Background: an optimization exercise with open tools, aiming at small area and a short achievable clock period. Do not read the settings as production practice.
Where RTL was checked, it was by simulation tests only, not by an equivalence proof against the original.
Some runs may be left out. An edit can pass the tests and still lose a function that they never use.
Only the layout flow was run in run 2; the RTL was not checked for function there.

==> design/flow/design.v <==
`timescale 1ns / 1ps
module ved_64x64(clk,a,b,result);
  input clk;
  input [63:0] a,b;
  output reg [127:0] result;
  wire [63:0] temp0,temp1,temp2,temp3;
  wire [65:0] temp4,temp5;
  wire [63:0] temp6;
  ved_32x32 m0(a[31:0],b[31:0],temp0);
  ved_32x32 m1(a[63:32],b[31:0],temp1);
  ved_32x32 m2(a[31:0],b[63:32],temp2);
  ved_32x32 m3(a[63:32],b[63:32],temp3);
  adder_66bit a0({2'b00,temp1},{2'b00,temp2},temp4);
  adder_66bit a1(temp4,{2'b00,32'h00000000,temp0[63:32]},temp5);
  adder_64bit a2(temp3,{2'b00,28'h0000000,temp5[65:32]},temp6);
  always @ (posedge clk)
  begin
  result[31:0] = temp0[31:0];
  result[63:32] = temp5[31:0];
  result[127:64] = temp6;
  end
endmodule
module ved_32x32(a,b,result);
  input [31:0] a,b;
  output [63:0] result;
  wire [63:0] result;
  wire [31:0] temp0,temp1,temp2,temp3;
  wire [33:0] temp4,temp5;
  wire [31:0] temp6;
  ved_16x16 m0(a[15:0],b[15:0],temp0);
  ved_16x16 m1(a[31:16],b[15:0],temp1);
  ved_16x16 m2(a[15:0],b[31:16],temp2);
  ved_16x16 m3(a[31:16],b[31:16],temp3);
  adder_34bit a0({2'b00,temp1},{2'b00,temp2},temp4);
  adder_34bit a1(temp4,{2'b00,16'h0000,temp0[31:16]},temp5);
  adder_32bit a2(temp3,{2'b00,12'h000,temp5[33:16]},temp6);
  assign result[15:0]= temp0[15:0];
  assign result[31:16] = temp5[15:0];
  assign result[63:32] = temp6;
endmodule
module ved_16x16(a,b,result);
  input [15:0] a,b;
  output [31:0] result;
  wire [31:0] result;
  wire [15:0] temp0,temp1,temp2,temp3;
  wire [17:0] temp4,temp5;
  wire [15:0] temp6;
  ved_8x8 m0(a[7:0],b[7:0],temp0);
  ved_8x8 m1(a[15:8],b[7:0],temp1);
  ved_8x8 m2(a[7:0],b[15:8],temp2);
  ved_8x8 m3(a[15:8],b[15:8],temp3);
  adder_18bit a0({2'b00,temp1},{2'b00,temp2},temp4);
  adder_18bit a1(temp4,{10'b0000000000,temp0[15:8]},temp5);
  adder_16bit a2(temp3,{6'b000000,temp5[17:8]},temp6);
  assign result[7:0] = temp0[7:0];
  assign result[15:8] = temp5[7:0];
  assign result[31:16] = temp6;
endmodule
module ved_8x8(a,b,result);
  input [7:0] a,b;
  output [15:0] result;
  wire [15:0] result;
  wire [7:0] temp0,temp1,temp2,temp3;
  wire [9:0] temp4,temp5;
  wire [7:0] temp6;
  ved_4x4 m0(a[3:0],b[3:0],temp0);
  ved_4x4 m1(a[7:4],b[3:0],temp1);
  ved_4x4 m2(a[3:0],b[7:4],temp2);
  ved_4x4 m3(a[7:4],b[7:4],temp3);
  adder_10bit a0({2'b00,temp1},{2'b00,temp2},temp4);
  adder_10bit a1(temp4,{6'b000000,temp0[7:4]},temp5);
  adder_8bit a2(temp3,{2'b00,temp5[9:4]},temp6);
  assign result[3:0] = temp0[3:0];
  assign result[7:4] = temp5[3:0];
  assign result[15:8] = temp6;
endmodule
module ved_4x4(a,b,result);
  input [3:0] a,b;
  output [7:0] result;
  wire [7:0] result;
  wire [3:0] temp0,temp1,temp2,temp3;
  wire [5:0] temp4,temp5;
  wire [3:0] temp6;
  ved_2x2 m0(a[1:0],b[1:0],temp0);
  ved_2x2 m1(a[3:2],b[1:0],temp1);
  ved_2x2 m2(a[1:0],b[3:2],temp2);
  ved_2x2 m3(a[3:2],b[3:2],temp3);
  adder_6bit a0({2'b00,temp1},{2'b00,temp2},temp4);
  adder_6bit a1(temp4,{4'b0000,temp0[3:2]},temp5);
  adder_4bit a2(temp3,temp5[5:2],temp6);
  assign result[1:0] = temp0[1:0];
  assign result[3:2] = temp5[1:0];
  assign result[7:4] = temp6;
endmodule
module ved_2x2(a,b,result);
  input [1:0] a,b;
  output [3:0] result;
  wire [3:0] w;
  assign result[0] = a[0] & b[0];
  assign w[0] = a[1] & b[0];
  assign w[1] = a[0] & b[1];
  assign w[2] = a[1] & b[1];
  half_adder ha0(w[0],w[1],result[1],w[3]);
  half_adder ha1(w[2],w[3],result[2],result[3]);
endmodule
module adder_66bit(a,b,s);
  input [65:0] a,b;
  output [65:0] s;
  wire [65:0] s;
  assign s = a + b;
endmodule
module adder_64bit(a,b,s);
  input [63:0] a,b;
  output [63:0] s;
  wire [63:0] s;
  assign s = a + b;
endmodule
module adder_34bit(a,b,s);
  input [33:0] a,b;
  output [33:0] s;
  wire [33:0] s;
  assign s = a + b;
endmodule
module adder_32bit(a,b,s);
  input [31:0] a,b;
  output [31:0] s;
  wire [31:0] s;
  assign s = a + b;
endmodule
module adder_18bit(a,b,s);
  input [17:0] a,b;
  output [17:0] s;
  wire [17:0] s;
  assign s = a + b;
endmodule
module adder_16bit(a,b,s);
  input [15:0] a,b;
  output [15:0] s;
  wire [15:0] s;
  assign s = a + b;
endmodule
module adder_10bit(a,b,s);
  input [9:0] a,b;
  output [9:0] s;
  wire [9:0] s;
  assign s = a + b;
endmodule
module adder_8bit(a,b,s);
  input [7:0] a,b;
  output [7:0] s;
  wire [7:0] s;
  assign s = a + b;
endmodule 
module adder_6bit(a,b,s);
  input [5:0] a,b;
  output [5:0] s;
  wire [5:0] s;
  assign s = a + b;
endmodule
module adder_4bit(a,b,s);
  input [3:0] a,b;
  output [3:0] s;
  wire [3:0] s;
  assign s = a + b;
endmodule
module half_adder(a,b,s,co);
  input a,b;
  output s,co;
  assign s = a ^ b;
  assign co = a & b;
endmodule
==> design/flow/run.sh <==
#!/bin/bash
# synth_recipe.tcl (not shown) runs the flow's synth.tcl, then flattens the netlist and writes it again
# the make line also repeats each setting of config.mk as NAME=value (left out here)
make -C /OpenROAD-flow-scripts/flow DESIGN_CONFIG=/design/flow/config.mk WORK_HOME=/design/flow/orfs CLKGATE_MAP_FILE= SYNTH_SCRIPT=/design/flow/synth_recipe.tcl finish
==> design/flow/config.mk <==
export PLATFORM = sky130hd
export DESIGN_NAME = ved_64x64
export DESIGN_NICKNAME = ved_64x64
export VERILOG_FILES = /design/flow/design.v
export SDC_FILE = /design/flow/constraint.sdc
export NUM_CORES = 4
export LEC_CHECK = 0
export CAP_MARGIN = 20
export CORE_MARGIN = 2
export CORE_UTILIZATION = 40
export SLEW_MARGIN = 20
==> design/flow/constraint.sdc <==
create_clock -name core_clock -period 24.0 [get_ports {clk}]
set_input_delay 4.8000 -clock core_clock [delete_from_list [all_inputs] [get_ports {clk}]]
set_output_delay 4.8000 -clock core_clock [all_outputs]
set_load 0.01 [all_outputs]
==> key figures, run 1 <==
Run status
  – Outcome: complete, no violations

STA
  – Worst Max-Slew Pin Slew: 1.143 ns
  – Number of endpoints failing setup at the final stage: 0
  – Post-layout worst setup margin: 0.8675 ns
  – Relative slew slack: 23.53%

Cells and area
  – Fillers: 54.19k
  – Layout area overhead: 7.576%
  – Final-stage net count: 33.99k
  – Fraction of final layout cells with drive strength greater than 1: 4.867%

Yosys
  – Most repeated cell in the gate-level netlist after synthesis: ha_1
  – Number of enable-type register cells in the synthesized netlist: 0
  – Most numerous cell types in the synthesized netlist: 6,169 x ha_1, 3,607 x and2_1, 2,963 x inv_1
  – Post-Syn Area per Cell: 8.359 sq um
  – Number of instances in the synthesized netlist: 26.01k
  – Flip-flop and latch count after synthesis: 128

Clock tree
  – Buffer depth of the longest clock path: 3
  – Clk sink count: 128

Place
  – Number of I/O port buffers: 256

Routing
  – Antenna-violating nets left: 0
  – Per-cell routed wire length: 19.74 um
  – Wirelength, routed: 662.5 mm

Worst setup path
  – Most used cell, CP: ha_1
  – WS Path Type: in -> reg
  – Crit path max fanout: 6

Floorplan
  – Die Width: 741.2 um
  – Die ar.: 549,400 sq um

GRT
  – Largest net degree at the start of global routing: 63
-- run 1: timing repair --
action / in CTS / in global routing
gates resized for setup: 9 / 178
buffers inserted: 2 / 8
pin swaps: 2 / 42
endpoints found under the setup margin: 27 / 56
gates cloned: 0 / 3
-- run 1: critical path, delay by kind of cell --
kind	cells	cell delay (ns)
AO/OA/AOI/OAI	32	5.54
adder cells (fa/ha/maj)	17	5.84
buffers and inverters	15	2.04
XOR/XNOR	8	0.98
multiplexers	1	0.22
AND/OR/NAND/NOR	22	4.18
-- run 1: final cells by class --
class / instances / area (sq um) / share of cell area (%)
antenna: 72 / 180.2 / 0.07704
clock buffer: 24 / 556.8 / 0.2381
clock inverter: 8 / 125.1 / 0.05350
inverter: 2963 / 11120 / 4.755
multi-input combinational: 21980 / 200800 / 85.88
sequential: 128 / 2562 / 1.096
tap: 7208 / 9019 / 3.856
timing repair buffer: 1179 / 9467 / 4.048
-- run 1: cells in the final DEF (no fill, tap or decap), types with 72 or more instances in the layout --
cell,count
inv_1,2963
a21oi_1,1823
a21o_1,1328
ha_1,6164
dfxtp_1,128
fa_1,1420
xnor2_1,2211
nand2_1,1039
nand3_1,205
o21bai_1,553
nor3_1,266
buf_2,108
nor2_1,583
buf_4,888
nor2b_1,242
xor2_1,1098
clkdlybuf4s50_1,128
nand3b_1,76
o21a_1,171
and3_1,72
and2_1,3606
diode_2,72
o21ai_0,343
-- run 1: per-layer routing --
layer	vias up	track usage [%]	wire length, um
met3	521	1.636	29440
met5	-	0	133
met2	3019	40.26	302400
met4	20	7.081	22760
met1	85440	32.26	307800
li1	87500	-	-
-- run 1: cells by family after synthesis --
group | Yosys count | share of synthesized area (%)
DFF | 128 | 1.179
adders and majority gates | 7591 | 48.60
AOI/OAI and AO/OA | 4633 | 13.54
muxes | 11 | 0.05180
buffers and inverters | 3902 | 6.748
xor gates and xnor gates | 3334 | 13.43
and+or+nand+nor | 6409 | 16.45
-- run 1: stage by stage --
step / hold slack [ns] / cell area [sq um] / cells / setup TNS [ns]
2_1_floorplan: 5.104 / 217400 / 26010 / 0
3_3_place_gp: 5.112 / 232100 / 33440 / -29.94
3_5_place_dp: 5.113 / 232100 / 33440 / -29.99
4_1_cts: 4.434 / 232800 / 33480 / 0
5_1_grt: 4.495 / 233800 / 33520 / -0.3074
6_report: 4.504 / 233900 / 33560 / 0
-- run 1: worst paths after layout --
kind / start / endpoint / cells after the start
worst max-delay path: a[1] / result[127] / 95
worst min-delay path: b[0] / result[0] / 2
**Run 1: signal wires on met2**

Scale bar: 200 um.
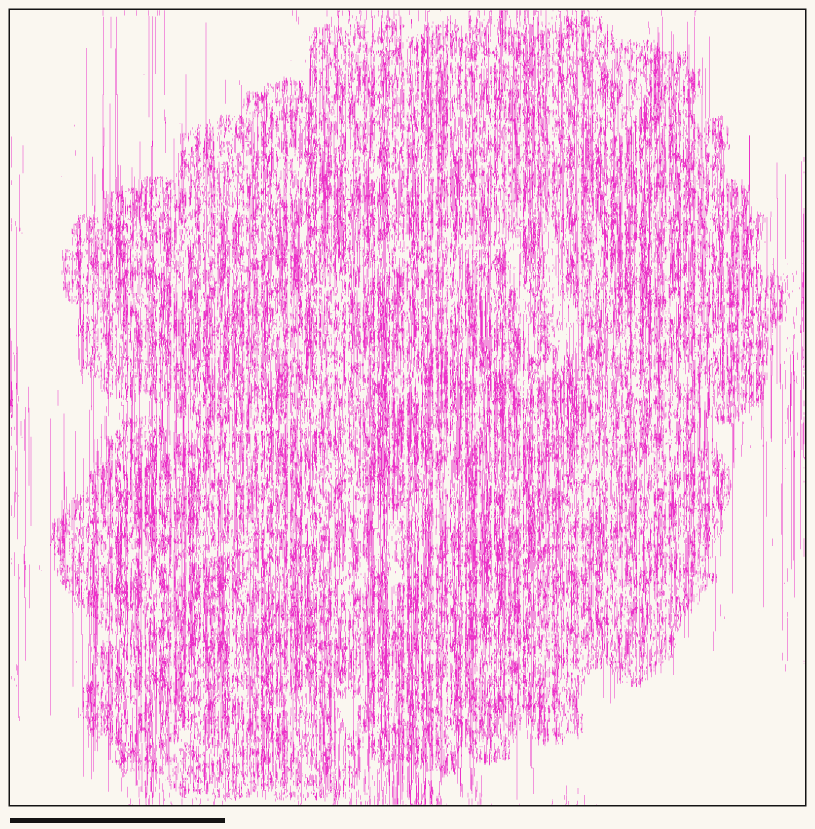
28,443 nets have wire on it. The layer holds 46% of the routed length.

**Run 1: M3 wires**

Cells faint in the background.
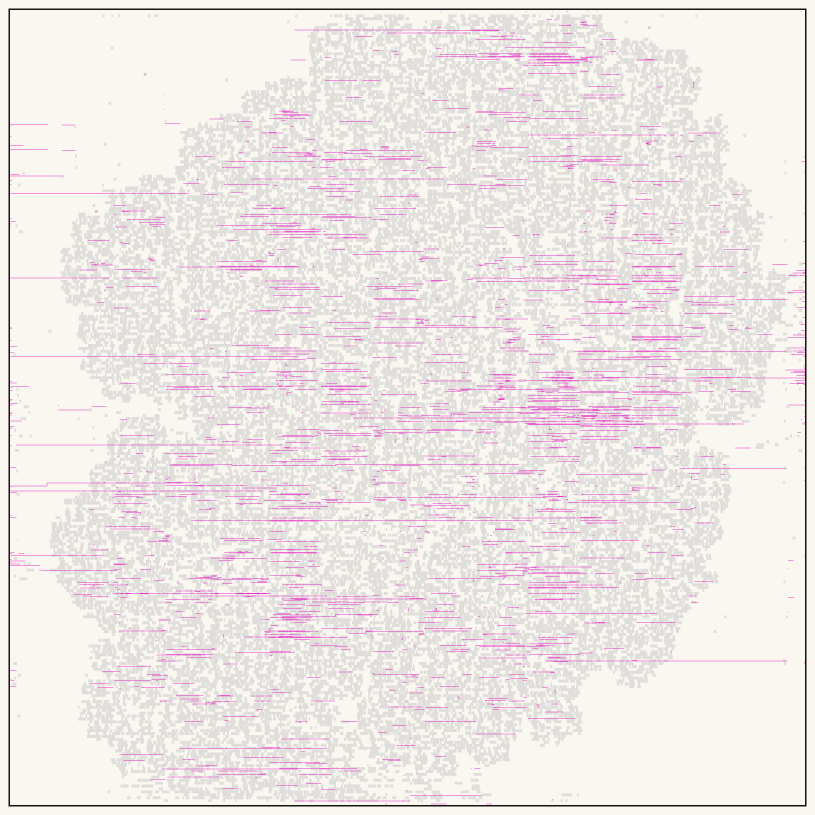
The layer holds 4.4% of the routed length. 1,019 nets have wire on it. The layer carries 29.4 mm of wire.

**Run 1: M4 wires**

Supply wires on this layer in gray. Cells faint in the background.
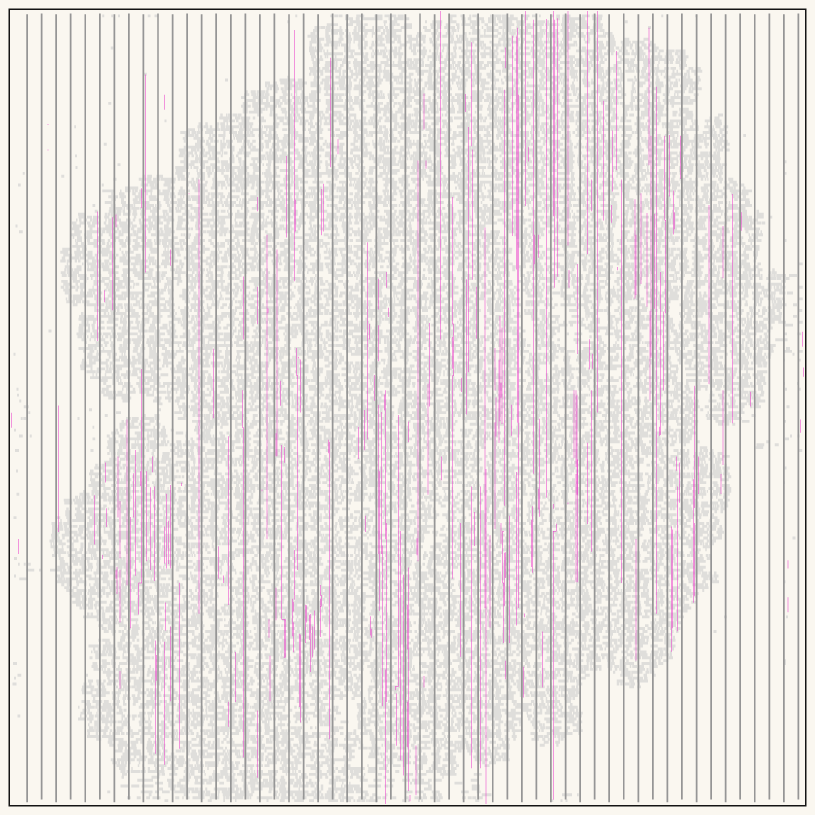
The layer carries 22.8 mm of wire. 213 nets have wire on it. The longest straight run is 491 um. The layer holds 3.4% of the routed length. The wires run mostly vertical.

**Run 1: I/O nets highlighted**

Scale bar: 200 um.
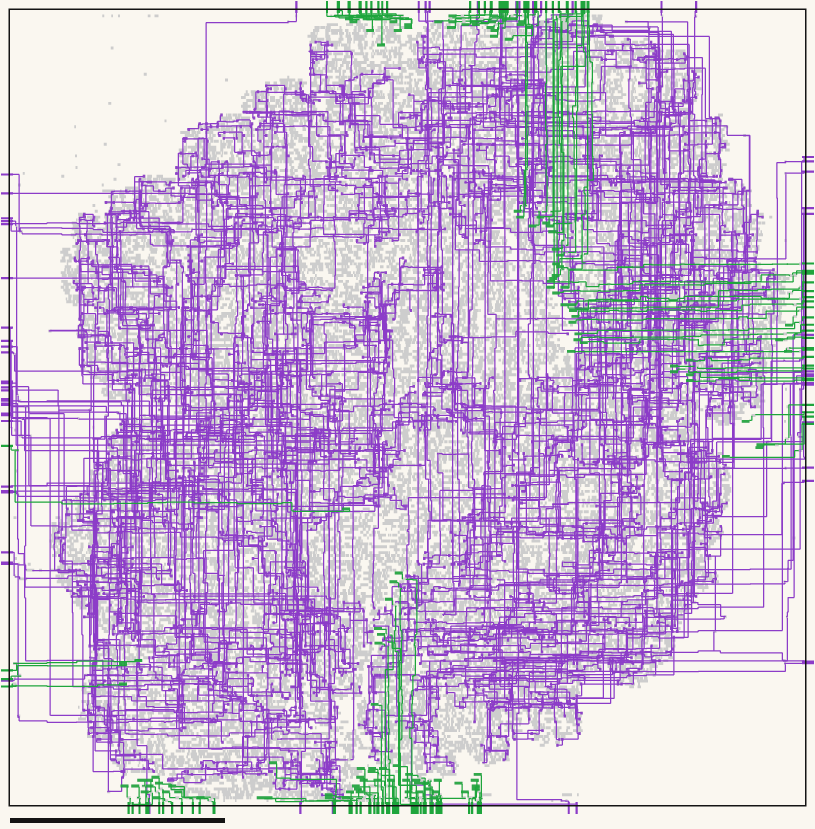

## Run 2: large edit since run 1, in outline
design/flow/design.v: 171 -> 9502 lines; modules unchanged: 0
  ved_64x64: edited, 21 -> 9478 lines
  booth_enc: new, 5 lines
  booth_enc0: new, 5 lines
  booth_sel: new, 3 lines
  fa: new, 4 lines
  ha: new, 4 lines
  final_adder: new, 3 lines
  removed: ved_32x32, ved_16x16, ved_8x8, ved_4x4, ved_2x2, adder_66bit, adder_64bit, adder_34bit, adder_32bit, adder_18bit, adder_16bit, adder_10bit, adder_8bit, adder_6bit, adder_4bit, half_adder
==> module fa as of run 2 <==
module fa(input a, input b, input c, output s, output co);
  assign s = a ^ b ^ c;
  assign co = (a & b) | (a & c) | (b & c);
endmodule
==> module booth_sel as of run 2 <==
module booth_sel(input one, input two, input neg, input [2:0] x, input [2:0] y, output [2:0] pp);
  assign pp = ((x & {3{one}}) | (y & {3{two}})) ^ {3{neg}};
endmodule
==> module booth_enc as of run 2 <==
module booth_enc(input b2, input b1, input b0, output one, output two, output neg);
  assign one = b1 ^ b0;
  assign two = (b2 & ~b1 & ~b0) | (~b2 & b1 & b0);
  assign neg = b2;
endmodule
==> module booth_enc0 as of run 2 <==
module booth_enc0(input b2, input b1, output one, output two, output neg);
  assign one = b1;
  assign two = b2 & ~b1;
  assign neg = b2;
endmodule
==> module final_adder as of run 2 <==
module final_adder #(parameter W = 8) (input [W-1:0] x, input [W-1:0] y, output [W-1:0] s);
  assign s = x + y;
endmodule
==> module ha as of run 2 <==
module ha(input a, input b, output s, output co);
  assign s = a ^ b;
  assign co = a & b;
endmodule
==> design/flow/flow/run.sh (new file) <==
#!/bin/bash
# Own layout flow: the standard ORFS flow (standard.sh, unchanged synthesis),
# with repair_timing asked to reach extra setup slack so that it sizes the
# critical paths. The clock, I/O delays and SDC are the standard flow's, unchanged.
set -euo pipefail
MARGIN=11
bash standard.sh SETUP_SLACK_MARGIN=$MARGIN finish > orfs_flow.log 2>&1
==> design/flow/standard.sh (new file) <==
#!/bin/bash
# synth_recipe.tcl (not shown) runs the flow's synth.tcl, then flattens the netlist and writes it again
# the make line also repeats each setting of config.mk as NAME=value (left out here)
make -C /OpenROAD-flow-scripts/flow DESIGN_CONFIG=/design/flow/config.mk WORK_HOME=/design/flow/orfs CLKGATE_MAP_FILE= SYNTH_SCRIPT=/design/flow/synth_recipe.tcl "${@:-finish}"
--- a/design/flow/config.mk
+++ b/design/flow/config.mk
@@ -10,2 +10,3 @@
 export CORE_UTILIZATION = 40
 export SLEW_MARGIN = 20
+export SYNTH_HIERARCHICAL = 1
removed: design/flow/run.sh
**Run 2: I/O nets highlighted**

Scale bar: 100 um.
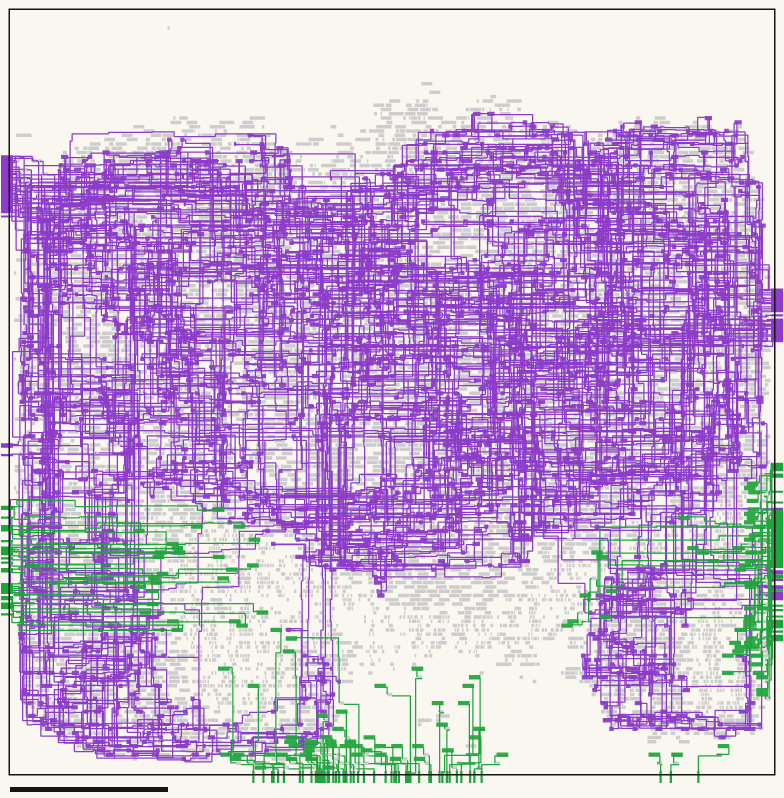
Key: result = green [bits 128, direction output, edge 53 bottom, 49 right, 26 left, end cells 128, buffers 128, wire 7,820 um]; a = purple [bits 64, direction input, edge 33 right, 31 left, end cells 2,144, buffers 160, wire 130 mm]

==> run 2 against run 1 <==
Final cell count shrank 65%; worst setup slack better by 10 ns; global-route usage is 19 points higher; critical path depth is 72 lower; critical path type unchanged.
==> key figures, run 2 <==
GRT
  – Most crowded layer after global routing: met2
  – GR Layer Usage met3: 21.72%
  – Largest net degree at the start of global routing: 58

Yosys
  – Most repeated cell in the gate-level netlist after synthesis: xnor2_1
  – Most numerous cell types in the synthesized netlist: 2,154 x xnor2_1, 1,985 x fa_1, 1,344 x a22oi_1
  – Post-Syn Area per Cell: 11.27 sq um
  – Number of enable-type register cells in the synthesized netlist: 0

Clock tree
  – Buffer depth of the longest clock path: 2
  – Clk sink count: 128

STA
  – Worst hold margin: 5.086 ns
  – Number of endpoints failing setup at the final stage: 0
  – Worst Max-Slew Pin Slew: 1.163 ns
  – Relative slew slack: 22.46%
  – TNS Setup: 0 ns

Floorplan
  – Die Width: 483.2 um
  – Row Count: 175

Cells and area
  – Final design instance area without fill: 105,600 sq um
  – Layout area overhead: 14.96%
  – Most common cell after layout, fill and taps aside: xnor2_1
  – Finished Layout Cells: 11.74k
  – Final-stage net count: 11.00k

Run status
  – Outcome: complete, no violations

Place
  – Number of I/O port buffers: 256
  – Number of placed instances with taps included: 11.57k
  – Total cell area at the placement stage: 100,700 sq um

Worst setup path
  – Worst path required time: 24.38 ns
  – WS Path Type: in -> reg
  – Crit path max fanout: 31

Routing
  – Per-cell routed wire length: 44.41 um
**Run 2: signal wires on met2**

Scale bar: 100 um.
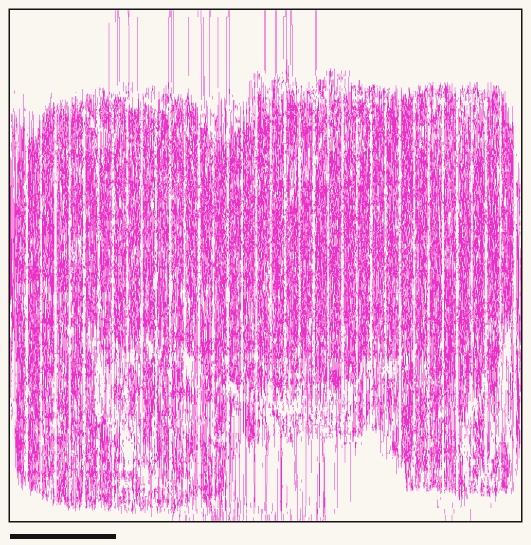
global routing met2 resource utilization: 59.07%
wirelength, routed: 521.3 mm
number of vias after detailed routing: 88.18k

-- run 2: cell count changes in the layout (fill, tap and decap cells not counted), moves of 1283 or more --
| cell | change |
|---|---|
| ha_1 | -5995 |
| and2_1 | -3566 |
| inv_1 | -2854 |
| a21oi_1 | -1621 |
| a22oi_1 | +1333 |
| a21o_1 | -1283 |
-- run 2: critical path: stages --
cell	delay, ns
buf_16	0.25
buf_16	0.28
nand2_1	0.14
o22ai_4	0.15
buf_6	0.41
a22oi_1	0.20
xnor2_1	0.18
fa_1	0.87
fa_1	0.77
fa_1	0.81
fa_1	0.63
fa_1	0.45
fa_1	0.52
ha_1	0.59
nand4_1	0.39
nor4_2	0.51
inv_1	0.08
o21ai_0	0.30
a211oi_1	0.15
o21ai_0	0.35
a21oi_1	0.16
o21ai_1	0.13
xor2_1	0.31
-- run 2: modules after synthesis, one instance, submodules excluded, excerpt --
| module | area, sq um | cells | times used |
|---|---|---|---|
| ved_64x64 | 4074 | 398 | 1 |
| ha | 12.51 | 1 | 62 |
| booth_sel | 53.80 | 6 | 672 |
| booth_enc | 38.79 | 5 | 62 |
| fa | 20.02 | 1 | 1984 |
| booth_enc0 | 28.78 | 3 | 2 |
-- run 2: logic make-up after synthesis --
logic type | synth area share [%]
AOI/OAI and AO/OA | 24.68
xor gates and xnor gates | 21.64
adders and majority gates | 45.84
buffers and inverters | 1.361
DFF | 2.790
other | 0.004083
and+or+nand+nor | 3.680
-- run 2: area by class of cell --
cell class	count	area, sq um
antenna	23	57.56
clock buffer	17	425.4
clock inverter	15	168.9
fill	20950	122400
inverter	110	412.9
multi-input combinational	7777	89990
sequential	128	2562
tap	3009	3765
timing repair buffer	658	8200
-- run 2: timing repair --
| action | CTS | global route |
|---|---|---|
| buffers inserted | 31 | 41 |
| cloned | 22 | 21 |
| gates resized for setup | 464 | 236 |
| endpoints found under the setup margin | 70 | 34 |
| pin swaps | 19 | 23 |
-- run 2: metrics by stage --
step	worst slack, ns	util, %
CTS	10.97	45.60
detailed placement	8.239	44.16
floorplan	11.01	-
finish	10.84	46.32
global placement	8.136	44.16
global route	10.83	46.30
-- run 2: routing by layer --
layer	up-vias	share of wire, %
li1	30680	-
met1	44540	32
met2	9603	40
met3	3333	17
met4	28	11
met5	-	0.082
-- run 2: worst paths after layout --
| check | start | endpoint | cells after the start |
|---|---|---|---|
| worst min-delay path | b[63] | result[127] | 5 |
| worst max-delay path | b[43] | result[124] | 23 |

[static timing again, ports no longer ideal]
No port has a modelled driver above. Below, the same layouts with a new extraction and two added sets of constraints. Step 1 sets driving cells, clkbuf_16 on the clock port and buf_2 on the other inputs (assumed; they add their load-dependent delay and slew). Step 2 moves the port delays by t, midway between the first and last clock arrival at a register: inputs arrive t later, outputs are due t later. That takes back most of the time a late clock gives input paths. Slacks: ideal ports / drivers / drivers and shift; pairs: ideal ports / drivers.
run | t, ns | slack for setup (ns) | worst setup path after step 2 | worst slew at a driven data input, ns
run 1 | 0.736 | 0.867 / 0.955 / 0.219 | input to register | 0.31
run 2 | 0.566 | 10.844 / 10.794 / 10.229 | input to register | 0.30
After both steps setup and hold are still met in every run listed. For run 1, which loses most, drivers alone change the setup slack by +0.088 ns; drivers and shift together by -0.648 ns.
